This is an optimization exercise on Yosys and OpenROAD, whose aim is small area, not a production implementation. Only simulation tests tie the RTL to the original design; equivalence was not proved. Not every run is shown, and edits may drop behaviour that the tests do not exercise. Power figures rest on the tool's default switching activity, not on a simulated workload.

`flow/design.v`:
```
module MIPSProcessor (
    input    wire               clk, rst,
    output   wire    [31:0]     imem_addr,
    input    wire    [31:0]     imem_rdata,
    output   wire    [31:0]     dmem_addr,
    output   wire    [31:0]     dmem_wdata,
    output   wire               dmem_we,
    input    wire    [31:0]     dmem_rdata
);
reg  [4:0] phase;
reg        clr;         
reg  [1:0] pidx;        
wire       last;
wire p0  = (phase == 5'd0);
wire p2  = (phase == 5'd2);
wire p31 = (phase == 5'd31);
always @(posedge clk or negedge rst) begin
    if (!rst) begin
        phase <= 5'd0;
        clr   <= 1'b1;
        pidx  <= 2'd0;
    end else begin
        phase <= phase + 5'd1;
        if (p31) begin
            clr  <= 1'b0;
            pidx <= (clr | last) ? 2'd0 : pidx + 2'd1;
        end
    end
end
wire [31:0] I   = imem_rdata;
wire [5:0]  op  = I[31:26];
wire [5:0]  fn  = I[5:0];
wire [4:0]  rs  = I[25:21];
wire [4:0]  rt  = I[20:16];
wire [4:0]  rd  = I[15:11];
wire isR    = (op == 6'b000000);
wire isMul  = isR & (fn == 6'b011100);
wire isSlt  = isR & (fn == 6'b101010);
wire isSub  = isR & (fn == 6'b100010);
wire isAddi = (op == 6'b001000);
wire isLw   = (op == 6'b100011);
wire isSw   = (op == 6'b101011);
wire isBeq  = (op == 6'b000100);
wire isJ    = (op == 6'b000010);
reg  [31:2] pc;
reg  [31:0] addr;       
reg  [31:0] wd;         
reg         ncarry;     
reg         acarry;     
reg         eqf;        
reg  [10:0] mb;         
reg  [3:0]  mc;         
wire [31:0] f0;         
assign f0[0] = 1'b0;
wire        rsbit = f0[rs];
wire        rtbit = f0[rt];
wire        wr;
wire [4:0]  wa;
wire        wbit;
genvar r;
generate
    for (r = 1; r < 32; r = r + 1) begin : g_reg
        reg [31:0] q;
        wire sel = clr | (wr & (wa == r));
        always @(posedge clk)
            q <= {sel ? wbit : q[0], q[31:1]};
        assign f0[r] = q[0];
    end
endgenerate
wire        offmode = isJ | isBeq;
wire [4:0]  k       = offmode ? phase - 5'd2 : phase;
wire [31:0] I26     = {6'b0, I[25:0]};
wire        ibit    = I26[k];
wire        offbit  = (phase >= 5'd2) & (isJ ? ibit : ((k <= 5'd15) ? ibit : I[15]));
wire        immbit  = (phase <= 5'd15) ? ibit : I[15];
wire [31:0] pcv    = {pc, 2'b00};
wire        usepc  = ~clr & ~isJ;
wire        offen  = ~clr & (isJ | (isBeq & (pidx == 2'd1)));
wire        na     = usepc & pcv[phase];
wire        nb     = offen & offbit;
wire        ncin   = (p2 & usepc) | (~p0 & ncarry);
wire        nsum   = na ^ nb ^ ncin;
wire        useimm = isAddi | isLw | isSw;
wire        binv   = isSub | isSlt;
wire        aa     = rsbit;
wire        bb     = (useimm ? immbit : rtbit) ^ binv;
wire        acin   = p0 ? binv : acarry;
wire        asum   = aa ^ bb ^ acin;
wire        eqc    = (p0 | eqf) & ~(rsbit ^ rtbit);
wire [10:0] effb, tap;
genvar m;
generate
    for (m = 0; m < 11; m = m + 1) begin : g_mul
        wire [5:0] s = 6'd11 * pidx + m;
        assign effb[m] = (phase == s) ? rtbit : mb[m];
        if (m == 0)
            assign tap[m] = (pidx == 2'd0) ? rsbit : (pidx == 2'd1) ? wd[21] : wd[10];
        else
            assign tap[m] = (pidx == 2'd0) ? wd[32-m] : (pidx == 2'd1) ? wd[21-m] : wd[10-m];
    end
endgenerate
wire [10:0] pp   = effb & tap;
wire        macc = (pidx != 2'd0) & addr[0];
wire [4:0]  mtot = macc + pp[0] + pp[1] + pp[2] + pp[3] + pp[4] + pp[5] + pp[6]
                 + pp[7] + pp[8] + pp[9] + pp[10] + (p0 ? 4'd0 : mc);
wire        msum = mtot[0];
assign last = isMul ? (pidx == 2'd2) :
              (isSlt | isLw | isSw) ? (pidx == 2'd1) :
              isBeq ? ((pidx == 2'd1) | ~eqc) :
              1'b1;
wire isAdd = isR & ~isMul & ~isSlt;
assign wr  = (pidx == 2'd0) & (isAdd | isAddi)
           | (pidx == 2'd1) & (isSlt | isLw)
           | (pidx == 2'd2) & isMul;
assign wa  = isR ? rd : rt;
assign wbit = clr   ? 1'b0 :
              isLw  ? (p0 ? dmem_rdata[0] : wd[0]) :
              isSlt ? (p0 & ~acarry) :
              isMul ? msum :
              asum;
wire ain = clr ? 1'b0 :
           (isMul & (pidx != 2'd2)) ? msum :
           ((isLw | isSw) & (pidx == 2'd0)) ? asum :
           nsum;
wire win = isMul ? ((pidx == 2'd0) ? rsbit : wd[0]) : rtbit;
wire lwload = isLw & (pidx == 2'd1) & p0;
always @(posedge clk) begin
    addr   <= {ain, addr[31:1]};
    wd[31] <= win;
    wd[30:0] <= lwload ? dmem_rdata[31:1] : wd[31:1];
    ncarry <= (na & nb) | (na & ncin) | (nb & ncin);
    acarry <= (aa & bb) | (aa & acin) | (bb & acin);
    eqf    <= eqc;
    mb     <= p31 ? 11'd0 : effb;
    mc     <= mtot[4:1];
    if (p31 & (clr | last))
        pc <= {ain, addr[31:3]};
end
assign imem_addr  = {pc, 2'b00};
assign dmem_addr  = addr;
assign dmem_wdata = wd;
assign dmem_we    = isSw & (pidx == 2'd1) & p0 & ~clr;
endmodule
```
`flow/run.sh`:
```
#!/bin/bash
# synth_recipe.tcl (not shown) runs the flow's synth.tcl, then flattens the netlist and writes it again
# the make line also repeats each setting of config.mk as NAME=value (left out here)
make -C /OpenROAD-flow-scripts/flow DESIGN_CONFIG=/design/flow/config.mk WORK_HOME=/design/flow/orfs CLKGATE_MAP_FILE= SYNTH_SCRIPT=/design/flow/synth_recipe.tcl finish
```
`flow/config.mk`:
```
export PLATFORM = sky130hd
export DESIGN_NAME = MIPSProcessor
export DESIGN_NICKNAME = MIPSProcessor
export VERILOG_FILES = /design/flow/design.v
export SDC_FILE = /design/flow/constraint.sdc
export NUM_CORES = 4
export LEC_CHECK = 0
export CAP_MARGIN = 20
export CORE_MARGIN = 2
export CORE_UTILIZATION = 40
export SLEW_MARGIN = 20
```
`flow/constraint.sdc`:
```
create_clock -name core_clock -period 12.0 [get_ports {clk}]
set_input_delay 2.4000 -clock core_clock [delete_from_list [all_inputs] [get_ports {clk}]]
set_output_delay 2.4000 -clock core_clock [all_outputs]
set_load 0.01 [all_outputs]
```
run_1/ff_map.png
Other sequential cells in the stronger gray, the rest of the logic in the fainter gray.
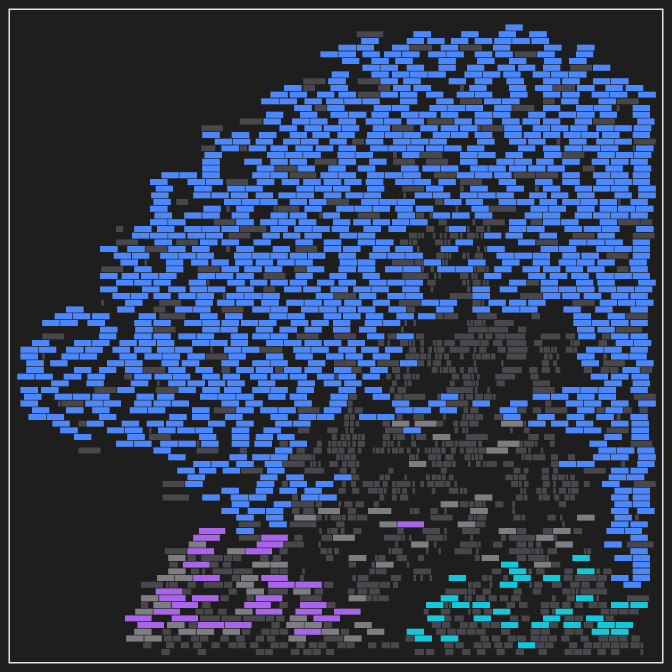
wd -> cyan  # flops 32, where lower right
g_reg.q -> blue  # flops 992
pc -> purple  # flops 30
register area: 0.0226 sq mm
final core utilization: 0.494
Seq area share: 0.682

run_1/closeup.png
Window x 51 to 81, y 183 to 213 microns. Cells in gray, sequential cells in the stronger gray; small squares are vias.
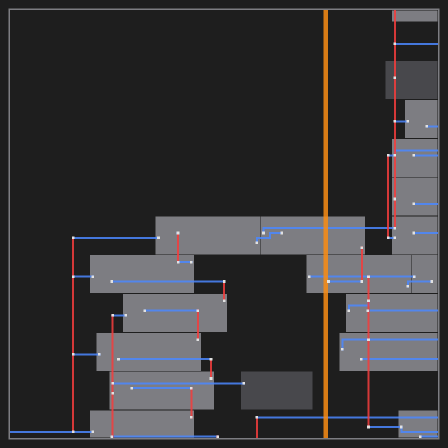
M2 -> red
M4 -> orange
M1 -> blue
cells with their middle in the window = 12
netlist names of flops here include = g_reg.q (10)
sequential cells in the window = 10
most frequent = dfxtp_1 (10), clkbuf_8 (1), clkinv_8 (1)

run_1/congestion_map.png
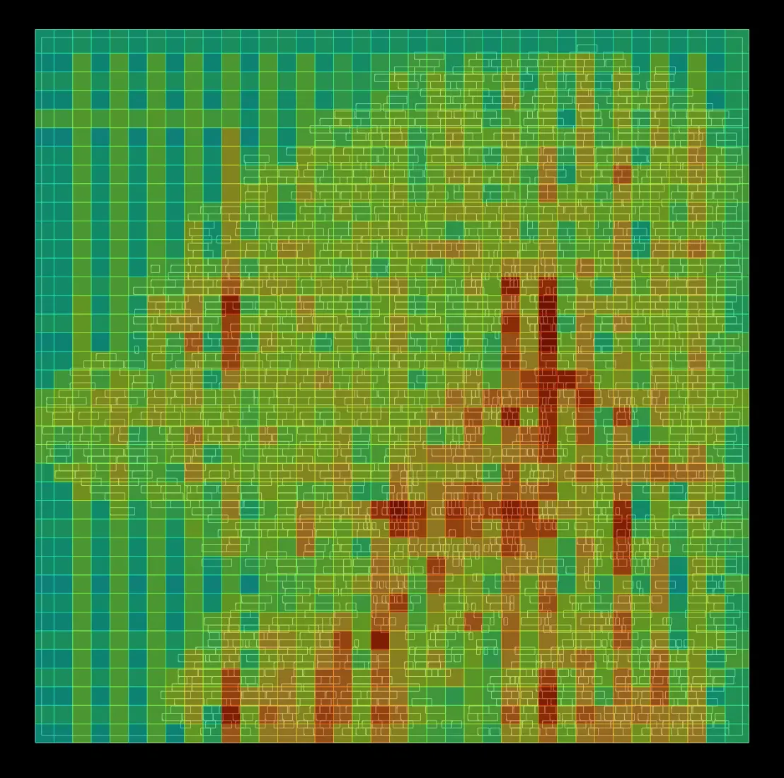
gr busiest metal: met1
Overall Global Routing Usage: 0.134

run 1: state kept, by name (all words and copies together), names as in the netlist:
register	count
g.q	992
pc	30
pidx	2
mc	4
wd	32
ncarry	1
addr	32
acarry	1
mb	11
clr	1
phase	5
eqf	1
run 1: placed cells by master (no fill, tap or decap), drive strengths merged, types with 4 or more instances in the layout:
cell              n
clkdlybuf4s50   160
nand3b            4
inv              35
mux4             23
o22ai             5
clkinvlp          7
nor2b             9
a211o             4
bufinv            9
mux2i            60
and2             14
a21oi            22
fa               10
o21ai            19
nand2b           15
or3               4
a31oi             7
edfxtp           30
dfrtp             7
nand3            17
nor2             47
clkinv           22
nand4             7
xnor2            17
buf               5
nand2            89
nor4              9
clkbuf          138
xor2              8
or2               4
ha               22
nor3             18
dfxtp          1074
mux2             45
run 1: power breakdown:
part | internal, W | switching (W)
Combinational | 0.0000478 | 0.0000496
Clock | 0.00188 | 0.00136
Sequential | 0.00372 | 0.00000731
Total | 0.00565 | 0.00142
run 1: Yosys cell counts, drive strengths merged (15+ instances only):
master / instances / share of area
nand2: 89 / 0.012
inv: 28 / 0.0039
ha: 22 / 0.010
mux4: 23 / 0.019
nand2b: 15 / 0.0035
nand3: 17 / 0.0033
nor3: 18 / 0.0039
mux2i: 60 / 0.022
edfxtp: 30 / 0.033
dfxtp: 1074 / 0.79
clkbuf: 24 / 0.0033
xnor2: 17 / 0.0055
nor2: 47 / 0.0065
a21oi: 22 / 0.0042
buf: 17 / 0.0031
o21ai: 19 / 0.0035
mux2: 45 / 0.019
run 1: routing by layer:
metal  vias to the layer above  wire [microns]  track usage
li1                       6118               -            -
met1                      6063           22700        0.192
met2                       294           19400        0.188
met3                       104            2790       0.0410
met4                         6            1310       0.0511
met5                         -              37            0
run 1: metrics by stage:
step / utilization / setup WS [ns] / total power, W
final: 0.494 / 3.31 / 0.00707
after global routing: 0.494 / 2.98 / 0.00732
after CTS: 0.494 / 3.32 / 0.00715
after detailed placement: 0.442 / 2.73 / 0.00390
after global placement: 0.442 / 2.51 / 0.00390
after floorplan: - / 4.00 / 0.00385
run 1: layout make-up:
cell class	count	area (sq um)
Antenna cell	2	5.00
Clock buffer	138	2850
Clock inverter	45	656
Fill cell	5625	33900
Inverter	28	105
Multi-Input combinational cell	527	4200
Sequential cell	1112	22600
Tap cell	873	1090
Timing Repair Buffer	165	1640
==> notes.md, run 1 <==
status no timing/DRC/antenna violations; DR vias 12600; critical path arrival 9.22 ns; Worst Setup SP imem_rdata[17]; post-synthesis mux area share 0.0600; Synth async-reset ratio 0.00719; fin area 0.0331 sq mm; R2R Setup Slk 5.26 ns; post-synthesis xor/xnor area fraction 0.00809; largest net degree at the start of global routing 32; first-pass GRT wire length 72300 microns; peak supply drop roughly 0.15 mV; initial antenna violation count 4; Setup Buffers After CTS 0; Post-Synth Simple-Gate Area 0.0448; Setup CP Type input pin to register; I/O Pins between 150 and 200; TritonCTS Buffers 100; TritonCTS clock tree yes; vias per inst 4.35; yosys warns 1; initial DRC count 694; share of layout cells above drive strength 1 0.120; Syn Std Cell Area 0.0271 sq mm; compound-cell area share of the yosys netlist 0.0239; Bufs and invs on worst path 2; # hold bufs at CTS 0; Slew Limit Fails 0; hold endpoint g_reg[30].q[20]$_DFF_P_; Area Growth Syn to Fin 22.5%; Initial Util 0.404; Slew HR 0.268; Net count, final 2032
==> inputs of run 2 (changes only) <==
--- a/flow/config.mk
+++ b/flow/config.mk
@@ -8,4 +8,5 @@
 export CAP_MARGIN = 20
 export CORE_MARGIN = 2
 export CORE_UTILIZATION = 40
+export CTS_BUF_LIST = sky130_fd_sc_hd__clkbuf_4
 export SLEW_MARGIN = 20
run_2/pinout.png
Scale bar: 100 microns. Pins as bars across the die edge, other pins in gray.
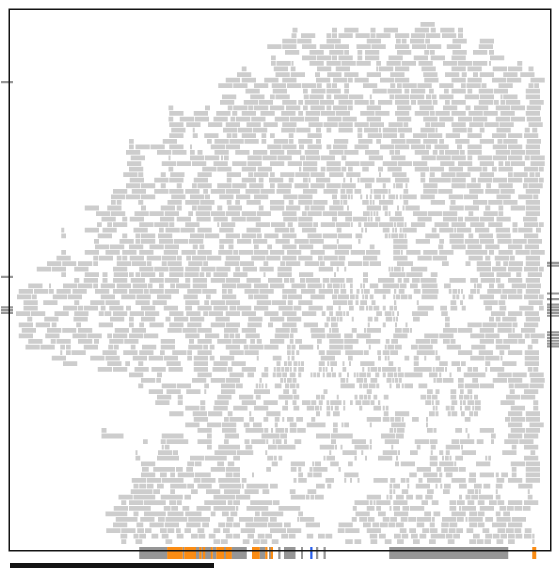
imem_addr -> orange  # pins 32, direction output, edge bottom
dmem_we -> blue  # pins 1, direction output, edge bottom
all pins by edge = 143 bottom, 15 right, 5 left

run_2/route_heat.png
Scale bar: 100 microns. 26 x 26 tiles, from dark purple (low) to yellow (high), scaled to the fullest tile. Values are wire area over tile area, all layers added.
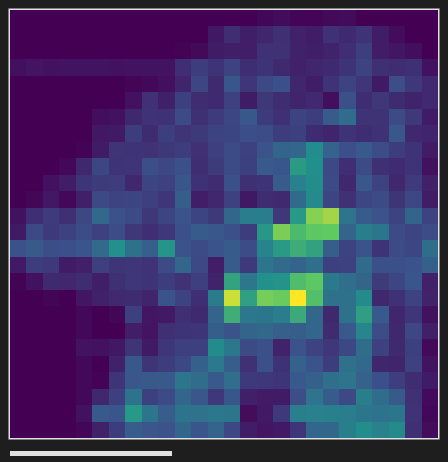
nearly empty tiles = 19%
densest ninth of the die = middle right
mean over tiles = 0.11

==> notes.md, run 2 <==
status no timing/DRC/antenna violations; Worst Setup SP imem_rdata[17]; TritonCTS Buffers 280 (+180%); DR vias 13600 (+7.9%); share of layout cells above drive strength 1 0.215 (+0.0949); Setup Buffers After CTS 0 (unchanged); setup ws final 3.63 ns (+0.322 ns); Area Growth Syn to Fin 21.8%; yosys warns 1 (unchanged); vias per inst 4.29 (-1.4%); most common cell after layout, fill and taps aside dfxtp_1; initial DRC count 603 (-13%); Initial Util 0.404 (unchanged); peak supply drop 0.114 mV (-22%); Net count, final 2212 (+8.9%); R2R Setup Slk 5.26 ns (about the same); most frequent cells in the layout 1074 x dfxtp_1, 397 x clkbuf_4, 160 x clkdlybuf4s50_1; Slew HR 0.261 (-0.00690); Syn Std Cell Area 0.0271 sq mm (unchanged); critical path arrival 9.22 ns (about the same); first-pass GRT wire length 75400 microns (+4.4%); post-synth top area share 0.794 (unchanged); # hold bufs at CTS 0 (unchanged); initial antenna violation count 7 (+3); I/O Pins 163 (unchanged); most common cell in the netlist dfxtp_1; hold endpoint g_reg[14].q[19]$_DFF_P_
run_2/ff_map.png
Other sequential cells in the stronger gray, the rest of the logic in the fainter gray.
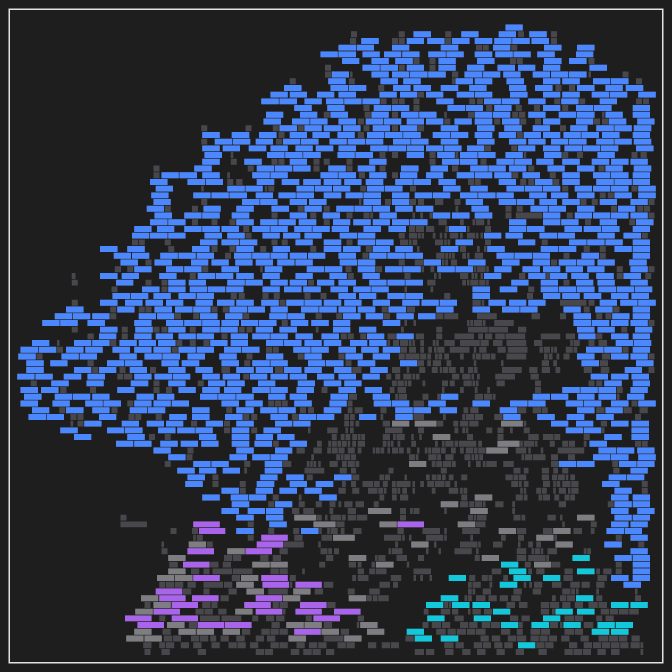
g_reg.q -> blue  # flops 992
pc -> purple  # flops 30
wd -> cyan  # flops 32, where lower right
not colored = 58

run 2: cell counts after synthesis:
No cell type changed its count.
run 2: power breakdown:
group          switching, W  total [W]  internal, W
Sequential       0.00000737    0.00372      0.00372
Combinational     0.0000495  0.0000973    0.0000478
Clock               0.00132    0.00292      0.00160
Total               0.00138    0.00674      0.00536
run 2: cell type report:
cell class / instances / area, sq um / share of cell area
Antenna cell: 6 / 15.0 / 0.000456
Clock buffer: 397 / 2980 / 0.0904
Clock inverter: 55 / 320 / 0.00972
Inverter: 28 / 105 / 0.00319
Multi-Input combinational cell: 527 / 4200 / 0.127
Sequential cell: 1112 / 22600 / 0.686
Tap cell: 873 / 1090 / 0.0331
Timing Repair Buffer: 165 / 1640 / 0.0497
run 2: per-layer routing:
metal  wire length [microns]  share of wire  global-route usage  vias to the layer above
met4                    1280          0.027              0.0774                        6
met5                      42        0.00089                   0                        -
met1                   22700           0.48               0.185                     6477
li1                        -              -                   -                     6640
met3                    3050          0.064              0.0578                      122
met2                   20400           0.43               0.193                      339
run 2: kinds of logic (layout without fill, tap and decap cells):
| group | after synthesis | after routing | synth area share |
|---|---|---|---|
| xor+xnor | 25 | 25 | 0.00809 |
| compound gates | 93 | 93 | 0.0239 |
| other cells | 1 | 8 | 0.000139 |
| flops | 1112 | 1112 | 0.835 |
| buf+inv | 69 | 645 | 0.0103 |
| simple gates | 247 | 247 | 0.0448 |
| fa+ha+maj | 32 | 32 | 0.0176 |
| mux | 128 | 128 | 0.0601 |
run 2: worst max-delay path, cell delays in order:
cell and delay (ns):
clkdlybuf4s50_1 0.85, mux4_2 0.58, mux2_2 0.28, a311o_1 0.58
mux2_2 0.37, nand2_1 0.08, fa_1 0.45, fa_1 0.52
fa_1 0.56, inv_1 0.06, fa_1 0.50, fa_1 0.59
nand3_1 0.07, o21ai_1 0.11, a211oi_1 0.08, a311o_2 0.64
o41ai_1 0.47
run 2: through the flow:
step,hold WS (ns),total power (W),utilization
after floorplan,0.310,0.00385,-
after global placement,0.310,0.00390,0.442
after detailed placement,0.312,0.00390,0.442
after CTS,0.252,0.00687,0.491
after global routing,0.271,0.00709,0.492
final,0.276,0.00674,0.492
==> inputs of run 3 (changes only) <==
--- a/flow/config.mk
+++ b/flow/config.mk
@@ -8,5 +8,5 @@
 export CAP_MARGIN = 20
 export CORE_MARGIN = 2
 export CORE_UTILIZATION = 40
-export CTS_BUF_LIST = sky130_fd_sc_hd__clkbuf_4
+export CTS_BUF_LIST = sky130_fd_sc_hd__clkbuf_2 sky130_fd_sc_hd__clkbuf_4 sky130_fd_sc_hd__clkbuf_8
 export SLEW_MARGIN = 20
run_3/closeup.png
Window x 51 to 81, y 183 to 213 microns. Cells in gray, sequential cells in the stronger gray; small squares are vias.
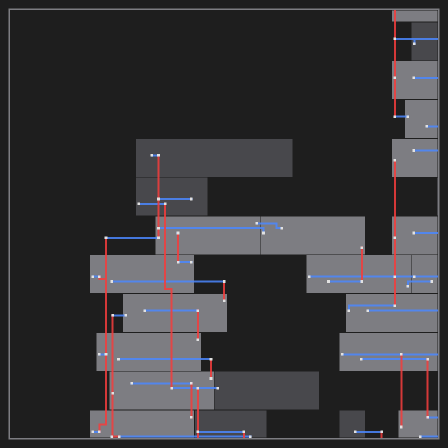
M1 -> blue
M2 -> red
sequential cells in the window = 10
cells with their middle in the window = 16
netlist names of flops here include = g_reg.q (10)
most frequent = dfxtp_1 (10), clkbuf_8 (2)

run_3/ff_map.png
Other sequential cells in the stronger gray, the rest of the logic in the fainter gray.
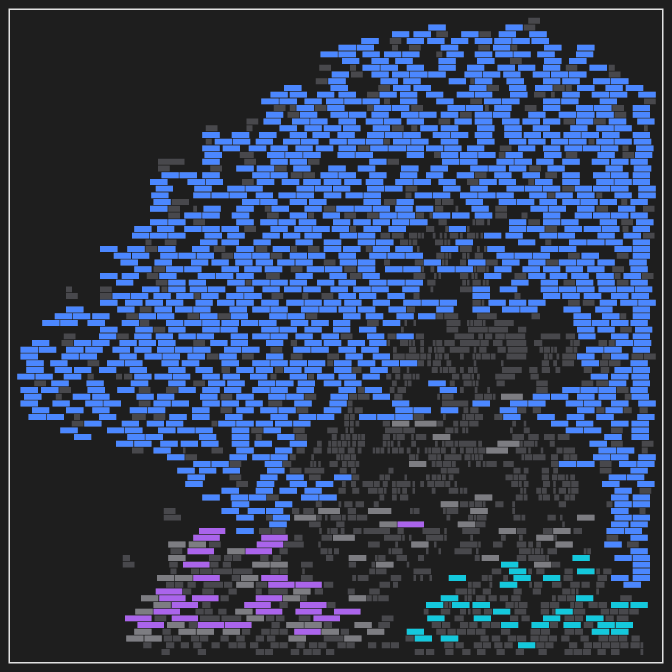
pc -> purple  # flops 30
wd -> cyan  # flops 32, where lower right
g_reg.q -> blue  # flops 992
Seq group: 0.00373 W
final core utilization: 0.496
Seq area share: 0.680

==> notes.md, run 3 <==
status no timing/DRC/antenna violations; largest net degree at the start of global routing 32; drt pass-1 iters 5; initial antenna violation count 5 (-2); peak supply drop 0.0961 mV (-16%); setup ws final 3.51 ns (-0.122 ns); metal3 WL 3310 microns (+8.5%); first-pass GRT wire length 73500 microns (-2.6%); Die Span Y about 260 microns; Worst Setup SP imem_rdata[17]; post-synth top area share 0.794 (unchanged); initial DRC count 637 (+5.6%); DR vias 13000 (-4.5%); CP top delay family adder cells; gr busiest metal met2; crit end category register; critical path arrival 9.19 ns (-0.03 ns); Top Layer Used met5; Setup Buffers After CTS 0 (unchanged); met1 Use GR 0.186 (+0.00166); Post-DP Area just under 0.03 sq mm; # hold bufs at CTS 0 (unchanged); worst hold slack 0.283 ns (+0.00764 ns); compound-cell area share of the yosys netlist 0.0239 (unchanged); largest family of logic cells by synthesized area multiplexers; post-route insts no fill 2999; H-tree depth 4; TritonCTS Buffers 162 (-42%); wire length on met2 19600 microns (-3.9%); Regs by FF count g.q: 992 flops, addr: 32 flops, wd: 32 flops; Post-Synth Adder-Cell Area 0.0176 (unchanged); Net count, final 2094 (-5.3%); M1 WL 22500 microns (-0.82%); CP most frequent cell fa_1; critical path, cell by cell clkdlybuf4s50_1 -> mux4_2 -> mux2_2 -> a311o_1 -> mux2_2 -> nand2_1 -> fa_1 -> fa_1 -> fa_1 -> inv_1 -> fa_1 -> fa_1 -> nand3_1 -> o21ai_1 -> a211oi_1 -> a311o_2 -> o41ai_1; Bufs and invs on worst path 2 (unchanged); share of layout cells above drive strength 1 0.175 (-0.0404); post-synthesis mux area share 0.0600 (unchanged); placed cells 2705; most common cell in the netlist dfxtp_1; Area Growth Syn to Fin 22.7%; Total Power 0.00697 W (+3.4%); most frequent cells in the layout 1074 x dfxtp_1, 198 x clkbuf_8, 160 x clkdlybuf4s50_1; met2 Track Usage GR 0.190 (-0.00341); Slew HR 0.264 (+0.00294); post-synthesis xor/xnor area fraction 0.00809 (unchanged); vias per inst 4.32 (+0.68%); final setup fails 0; R2R Setup Slk 5.30 ns (+0.04 ns); RSZ-0062 raised after global routing false; WP depth 17 (unchanged); met3 usage 0.0556 (-0.00224); Placement Rows 95; most common cell after layout, fill and taps aside dfxtp_1; Post-Synth Simple-Gate Area 0.0448 (unchanged); Initial Util 0.404 (unchanged); yosys warns 1 (unchanged); CP max-delay cell clkdlybuf4s50_1; I/O Pins 163 (unchanged); Syn Std Cell Area 0.0271 sq mm (unchanged)
run_3/pinout.png
Scale bar: 100 microns. Pins as bars across the die edge, other pins in gray.
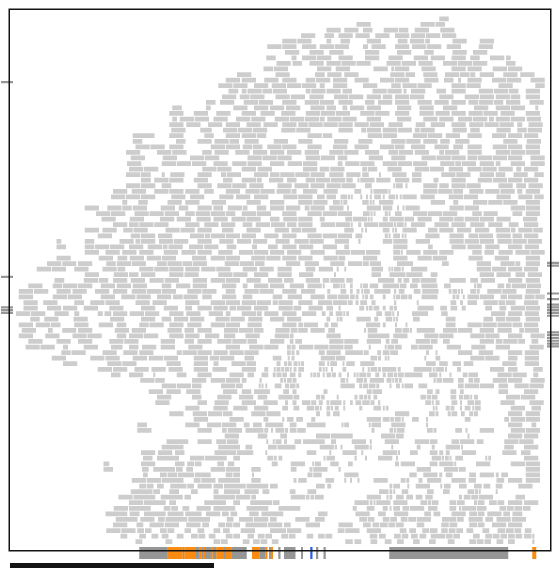
imem_addr -> orange  # pins 32, direction output, edge bottom
dmem_we -> blue  # pins 1, direction output, edge bottom

==> run 3: layout make-up <==
type | count | area, sq um | share of cell area
Antenna cell | 1 | 2.50 | 0.0000753
Clock inverter | 33 | 393 | 0.0118
Sequential cell | 1112 | 22600 | 0.680
Timing Repair Buffer | 165 | 1640 | 0.0493
Clock buffer | 260 | 3190 | 0.0960
Inverter | 28 | 105 | 0.00316
Tap cell | 873 | 1090 | 0.0329
Multi-Input combinational cell | 527 | 4200 | 0.126
==> run 3: worst min path at each step <==
| stage | startpoint | endpoint | slack (ns) | depth (start not counted) |
|---|---|---|---|---|
| detailed placement | g_reg[18].q[4]$_DFF_P_ | g_reg[18].q[3]$_DFF_P_ | 0.31 | 0 |
| floorplan | g_reg[10].q[1]$_DFF_P_ | g_reg[10].q[0]$_DFF_P_ | 0.31 | 0 |
| global placement | g_reg[28].q[6]$_DFF_P_ | g_reg[28].q[5]$_DFF_P_ | 0.31 | 0 |
| CTS | g_reg[22].q[3]$_DFF_P_ | g_reg[22].q[2]$_DFF_P_ | 0.28 | 0 |
| finish | g_reg[29].q[4]$_DFF_P_ | g_reg[29].q[3]$_DFF_P_ | 0.28 | 0 |
| global route | g_reg[29].q[4]$_DFF_P_ | g_reg[29].q[3]$_DFF_P_ | 0.30 | 0 |
==> run 3: cell families (layout without fill, tap and decap cells) <==
logic type               after synthesis  in the layout
other                                  1              3
buffers and inverters                 69            486
adder cells (fa/ha/maj)               32             32
AO/OA/AOI/OAI                         93             93
XOR/XNOR                              25             25
AND/OR/NAND/NOR                      247            247
multiplexers                         128            128
flip-flops                          1112           1112
==> run 3: worst register-to-register path, stage by stage, from the launching register on <==
cell and delay (ns):
dfrtp_1 0.40, inv_1 0.17, ha_1 0.56, xor2_1 0.31, mux2i_1 0.26, or3b_2 0.50, mux2_2 0.30, nand2_1 0.07
fa_1 0.45, fa_1 0.52, fa_1 0.56, inv_1 0.06, fa_1 0.50, fa_1 0.59, nand3_1 0.07, o21ai_1 0.11
a211oi_1 0.09, a311o_2 0.64, o41ai_1 0.45
==> run 3: report_power, final <==
group / leakage (nW) / switching (W) / internal [W]
combinational: 2.37 / 0.0000495 / 0.0000478
sequential: 9.07 / 0.00000730 / 0.00372
clock: 1.90 / 0.00137 / 0.00178
total: 13.3 / 0.00142 / 0.00555
==> inputs of run 4 (changes only) <==
==> flow/config.mk (replaced) <==
export PLATFORM = sky130hd
export DESIGN_NAME = MIPSProcessor
export DESIGN_NICKNAME = MIPSProcessor
export VERILOG_FILES = /design/flow/design.v
export SDC_FILE = /design/flow/constraint.sdc
export NUM_CORES = 4
export LEC_CHECK = 0
export ABC_AREA = 1
export CAP_MARGIN = 20
export CORE_MARGIN = 2
export CORE_UTILIZATION = 40
export CTS_CLUSTER_DIAMETER = 80
export CTS_CLUSTER_SIZE = 25
export SLEW_MARGIN = 20
run_4/pinout.png
Scale bar: 100 microns. Pins as bars across the die edge, other pins in gray.
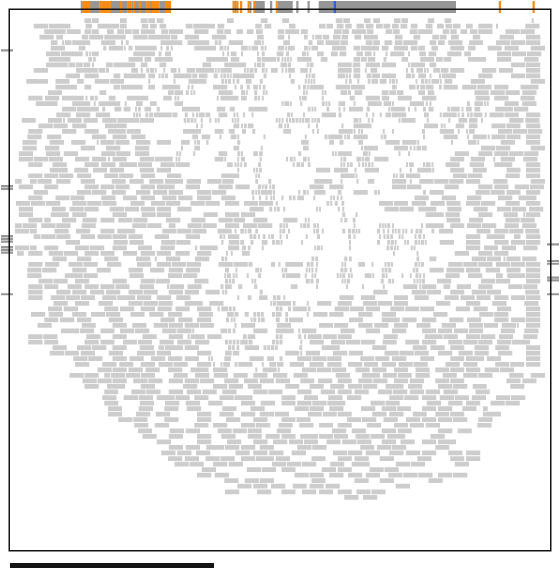
imem_addr -> orange  # pins 32, direction output, edge top
dmem_we -> blue  # pins 1, direction output, edge top
Die Span Y: 265 microns
I/O Buffers: 160
Die X: 265 microns

run_4/congestion_map.png
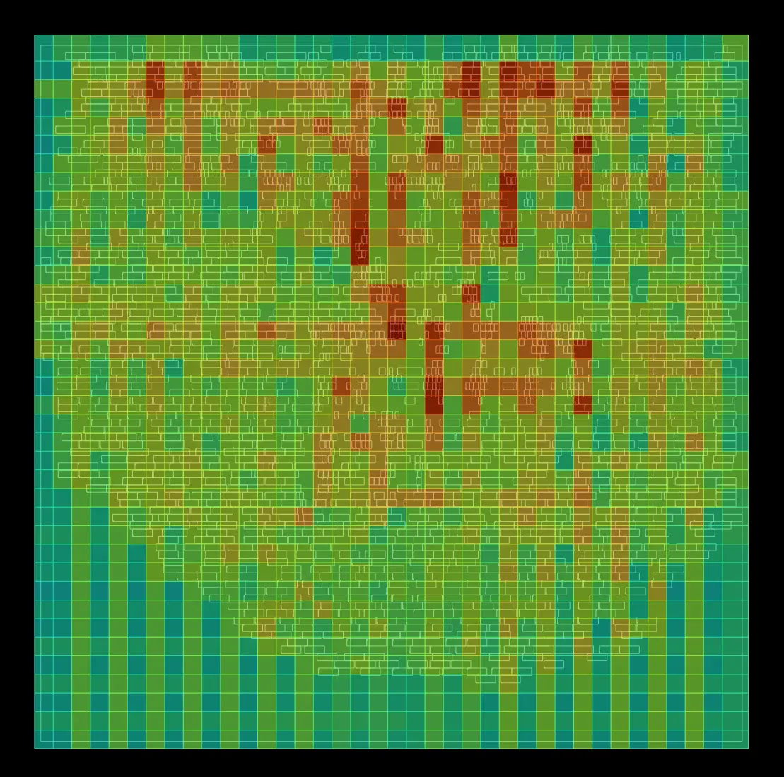
final core utilization: 0.465
met1 Use GR: 0.203
wire length per cell: 15.6 microns
Overall Global Routing Usage: 0.134
met3 usage: 0.0234

==> notes.md, run 4 <==
status no timing/DRC/antenna violations; Placement Rows 95 (unchanged); CP most frequent cell nand2_1; peak supply drop 0.0991 mV (+3.2%); critical path arrival 8.59 ns (-0.60 ns); most common cell in the netlist dfxtp_1; R2R Setup Slk 5.11 ns (-0.19 ns); most frequent cells in the layout 1074 x dfxtp_1, 212 x nand2_1, 160 x clkdlybuf4s50_1; Area Growth Syn to Fin 14.8%; hold endpoint g_reg[25].q[0]$_DFF_P_; DR vias 13200 (+1.6%); Total Power 0.00585 W (-16%); Regs by FF count g.q: 992 flops, addr: 32 flops, wd: 32 flops; Syn Std Cell Area 0.0272 sq mm (+0.61%); initial antenna violation count 2 (-3); TritonCTS Buffers 53 (-67%); RSZ-0062 raised after global routing false; vias per inst 4.35 (+0.53%); # hold bufs at CTS 0 (unchanged); initial DRC count 814 (+28%); largest net degree at the start of global routing 42 (+31%); most common cell after layout, fill and taps aside dfxtp_1; n_diodes 0 (-1); yosys warns 1 (unchanged); drt pass-1 iters 5 (unchanged); Initial Util 0.405 (+0.00103); Post-DP Area 0.0297 sq mm (+0.37%); setup ws final 3.97 ns (+0.459 ns); Net count, final 2241 (+7.0%); hold wc startpoint g_reg[25].q[1]$_DFF_P_
run_4/closeup.png
Window x 51 to 81, y 184 to 214 microns. Cells in gray, sequential cells in the stronger gray; small squares are vias.
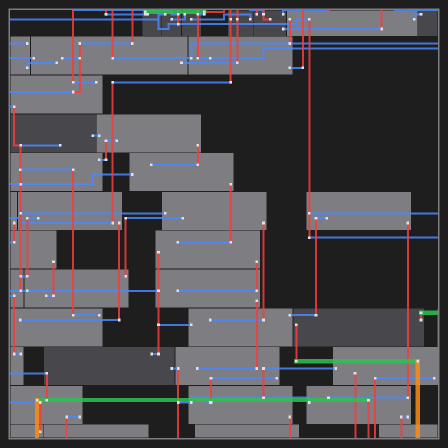
M1 -> blue
M2 -> red
M3 -> green
M4 -> orange
netlist names of flops here include = g_reg.q (16), pc (2)
sequential cells in the window = 20
cells with their middle in the window = 29
most frequent = dfxtp_1 (17), clkbuf_16 (3)

-- run 4: cell count changes in the layout (fill, tap and decap cells not counted), sizes merged, moves of 45 or more --
cell and change:
clkbuf -201, nand2 +129, nand3 +96, inv +90
nor2 +54, mux2i -48, o21ai +45
-- run 4: critical path: cells and delay by family --
family | cells | cell delay, ns
compound gates | 4 | 0.43
simple gates | 13 | 1.38
buf+inv | 5 | 1.63
fa+ha+maj | 5 | 2.73
-- run 4: where the power goes --
group	internal, W	switching, W	total (W)
Sequential	0.00372	0.0000156	0.00374
Clock	0.000843	0.00107	0.00191
Combinational	0.0000884	0.000107	0.000196
-- run 4: layout make-up --
cell class	instances	area, sq um	area share
Multi-Input combinational cell	688	3940	0.126
Sequential cell	1112	22600	0.723
Inverter	124	473	0.0151
Timing Repair Buffer	164	1630	0.0522
Clock inverter	10	116	0.00372
Clock buffer	59	1390	0.0445
Tap cell	873	1090	0.0350
-- run 4: metrics by stage --
stage          utilization  instances
3_5_place_dp         0.442       2961
4_1_cts              0.465       3030
2_1_floorplan            -       1966
3_3_place_gp         0.442       2961
6_report             0.465       3030
5_1_grt              0.465       3030
-- run 4: logic make-up after synthesis --
logic type | share of synthesized area
compound gates | 0.0308
other cells | 0.000138
flops | 0.830
buf+inv | 0.0254
fa+ha+maj | 0.0175
simple gates | 0.0754
xor+xnor | 0.00482
mux | 0.0160
-- run 4: how the worst max path moves through the flow --
stage	to	slack [ns]	depth (start not counted)
after detailed placement	g_reg[1].q[31]$_DFF_P_	3.30	27
after floorplan	g_reg[19].q[31]$_DFF_P_	4.99	27
after global routing	g_reg[12].q[31]$_DFF_P_	3.54	27
after CTS	g_reg[1].q[31]$_DFF_P_	3.95	27
final	g_reg[1].q[31]$_DFF_P_	3.97	27
after global placement	g_reg[1].q[31]$_DFF_P_	3.51	25
-- run 4: metal layers --
metal / vias up / part of all wire / global-route usage
met5: - / 0.00019 / 0
met4: 2 / 0.023 / 0.0406
met3: 81 / 0.045 / 0.0234
met2: 226 / 0.42 / 0.194
met1: 6294 / 0.51 / 0.203
li1: 6567 / - / -
==> inputs of run 5 (changes only) <==
--- a/flow/config.mk
+++ b/flow/config.mk
@@ -5,7 +5,6 @@
 export SDC_FILE = /design/flow/constraint.sdc
 export NUM_CORES = 4
 export LEC_CHECK = 0
-export ABC_AREA = 1
 export CAP_MARGIN = 20
 export CORE_MARGIN = 2
 export CORE_UTILIZATION = 40
run_5/closeup.png
Window x 51 to 81, y 183 to 213 microns. Cells in gray, sequential cells in the stronger gray; small squares are vias.
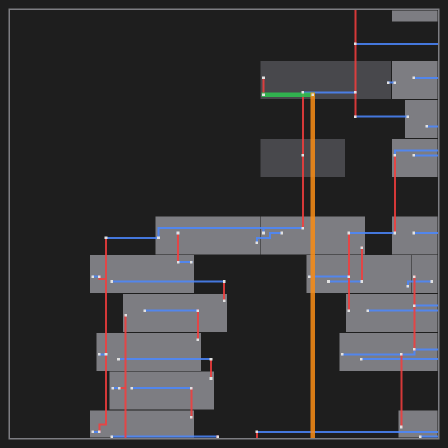
M3 -> green
M1 -> blue
M4 -> orange
M2 -> red
most frequent = dfxtp_1 (10), clkbuf_16 (1), inv_12 (1)
cells with their middle in the window = 12
sequential cells in the window = 10
netlist names of flops here include = g_reg.q (10)

run_5/congestion_map.png
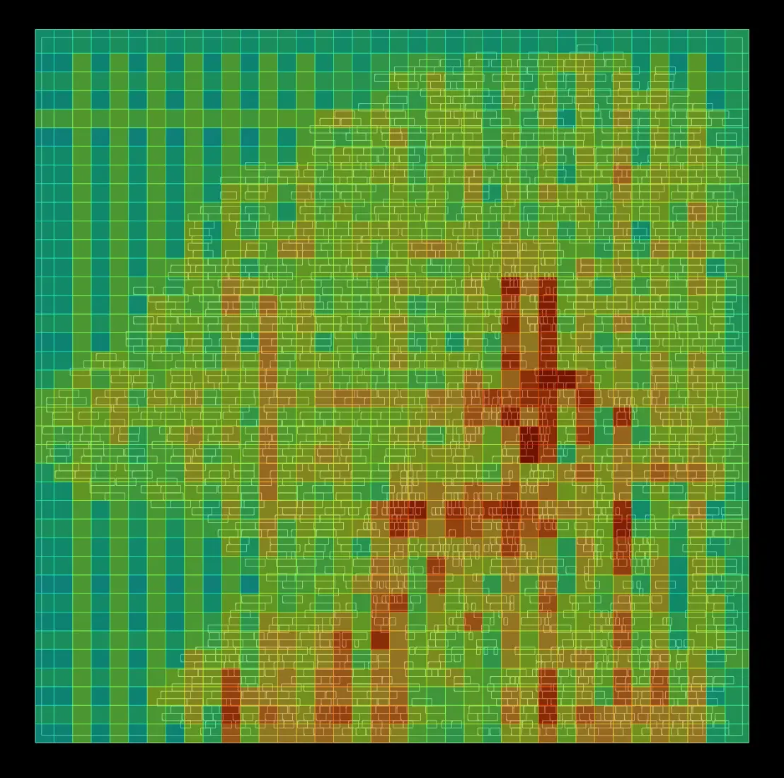
met2 Track Usage GR: 0.183
met1 Use GR: 0.189
wire length per cell: 16.1 microns

==> notes.md, run 5 <==
status no timing/DRC/antenna violations; most frequent cells in the layout 1074 x dfxtp_1, 160 x clkdlybuf4s50_1, 89 x nand2_1; I/O Buffers 160 (unchanged); most common cell after layout, fill and taps aside dfxtp_1; drt pass-1 iters 5 (unchanged); Post-synth EDFFs 30; Die X 264 microns (-0.30%); initial antenna violation count 2 (unchanged); Area Growth Syn to Fin 15.2%; M1 WL 22400 microns (-7.4%); final core utilization 0.465 (+0.000564); max FFs per register just under 1000; clk pwr 0.00194 W (about the same); register share of total power 0.646 (+0.007); DR vias 12200 (-7.7%); Top Consumer sequential cells; Overall Global Routing Usage 0.128 (-0.00526); # hold bufs at CTS 0 (unchanged); final WL 44700 microns; H-tree depth 2; placed cells 2705 (-8.6%); wire length on met2 18500 microns (-7.5%); Bufs and invs on worst path 2 (-3); initial DRC count 657 (-19%); Placement Rows 95 (unchanged); met3 usage 0.0325 (+0.00912); CP top delay family adder cells; Switching Fraction 0.202 (-0.00216); Regs by FF count g.q: 992 flops, addr: 32 flops, wd: 32 flops; Die Span Y 264 microns (-0.30%); gr busiest metal met1; post-synthesis xor/xnor area fraction 0.00809 (+0.00327); clock power share 0.337 (+0.010); root buffer cell clkbuf_16; critical path arrival 9.17 ns (+0.58 ns); compound-cell area share of the yosys netlist 0.0239 (-0.00684); Seq group 0.00372 W (about the same); Top Layer Used met5; post-synthesis mux area share 0.0600 (+0.0441); CP most frequent cell fa_1; post-route insts no fill 2774 (-8.4%); TritonCTS Buffers 53 (unchanged); Net count, final 1985 (-11%); hold path depth 0; peak supply drop 0.116 mV (+17%); yosys warns 1 (unchanged); comb pwr 0.0000971 W (-50%); metal3 WL 2580 microns (+22%); Slew Limit Fails 0; largest family of logic cells by synthesized area multiplexers; Logic pwr share 0.017 (-0.016)
run_5/route_heat.png
Scale bar: 100 microns. 26 x 26 tiles, from dark purple (low) to yellow (high), scaled to the fullest tile. Values are wire area over tile area, all layers added.
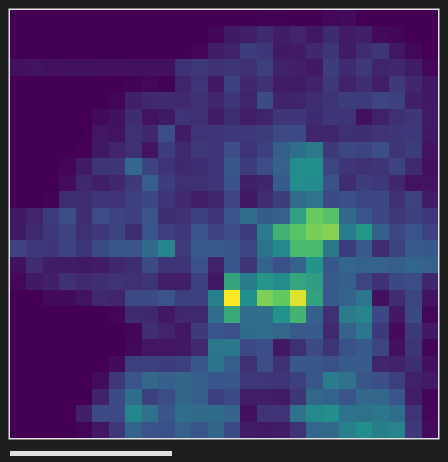
mean over tiles = 0.10
fullest tile = 0.62
nearly empty tiles = 21%
emptiest ninth of the die = upper left
densest ninth of the die = middle right

run 5: changes by cell type after synthesis, sizes merged, moves of 15 or more:
cell and change:
inv -94, mux2i +48, nand2 -129, o21ai -45, nor2 -54, nand3 -96, mux4 +23, mux2 +17
nand2b +15
run 5: area by class of cell:
| cell class | instances | area (sq um) | area share |
|---|---|---|---|
| flip-flops and latches | 1112 | 22600 | 0.725 |
| diodes | 1 | 2.50 | 0.0000803 |
| well taps | 873 | 1090 | 0.0350 |
| repair buffers | 165 | 1640 | 0.0526 |
| clock buffers | 57 | 1350 | 0.0433 |
| multi-input cells | 527 | 4200 | 0.135 |
| inverters | 28 | 105 | 0.00337 |
| clock inverters | 11 | 188 | 0.00602 |
run 5: kinds of logic after synthesis:
logic type | after synthesis
adders and majority gates | 32
muxes | 128
and+or+nand+nor | 247
buffers and inverters | 69
xor gates and xnor gates | 25
other | 1
DFF | 1112
AOI/OAI and AO/OA | 93
run 5: worst reg2reg max path, delay by kind of cell (launching register included):
family | cells | cell delay, ns
buffers and inverters | 2 | 0.23
xor gates and xnor gates | 1 | 0.31
and+or+nand+nor | 3 | 0.64
AOI/OAI and AO/OA | 4 | 1.29
adders and majority gates | 6 | 3.18
DFF | 1 | 0.42
muxes | 2 | 0.56
run 5: path summary, 6_finish.rpt:
check / start / to / slack [ns]
setup / recovery: imem_rdata[17] / g_reg[27].q[31]$_DFF_P_ / 3.39
hold / removal: g_reg[20].q[1]$_DFF_P_ / g_reg[20].q[0]$_DFF_P_ / 0.28
setup reg to reg: pidx[0]$_DFFE_PN0N_ / g_reg[27].q[31]$_DFF_P_ / 5.29
hold reg to reg: g_reg[20].q[1]$_DFF_P_ / g_reg[20].q[0]$_DFF_P_ / 0.28
max in group asynchronous: rst / phase[3]$_DFF_PN0_ / 9.56
min in group asynchronous: rst / pidx[1]$_DFFE_PN0N_ / 2.07
run 5: per-stage QoR:
step / total power [W] / setup slack, ns
after floorplan: 0.00385 / 4.00
after global placement: 0.00390 / 2.51
after detailed placement: 0.00390 / 2.73
after CTS: 0.00583 / 3.40
after global routing: 0.00598 / 3.02
final: 0.00576 / 3.39

## re-timing with driven ports
The flow's constraints put no driver on any port. The routed layouts listed below were extracted and timed again, unchanged, in two steps.
Step 1 sets driving cells, clkbuf_16 on the clock port and buf_2 on the other inputs (assumed; they add their load-dependent delay and slew).
Step 2 moves the port delays by t, midway between the first and last clock arrival at a register: inputs arrive t later, outputs are due t later. That takes back most of the time a late clock gives input paths.
Slacks: ideal ports / drivers / drivers and shift; pairs: ideal ports / drivers.
run	t (ns)	setup WS [ns]	latest minus earliest clock arrival (ns)
run 1	0.693	3.307 / 3.289 / 2.597	0.060 / 0.061
run 2	1.026	3.629 / 3.608 / 2.583	0.117 / 0.117
run 3	0.826	3.508 / 3.486 / 2.660	0.060 / 0.059
run 4	0.669	3.967 / 3.948 / 3.278	0.033 / 0.033
run 5	0.693	3.391 / 3.374 / 2.681	0.077 / 0.077
After both steps every run listed still meets setup and hold. For run 2, which loses most, drivers alone change the setup slack by -0.021 ns; drivers and shift together by -1.046 ns.
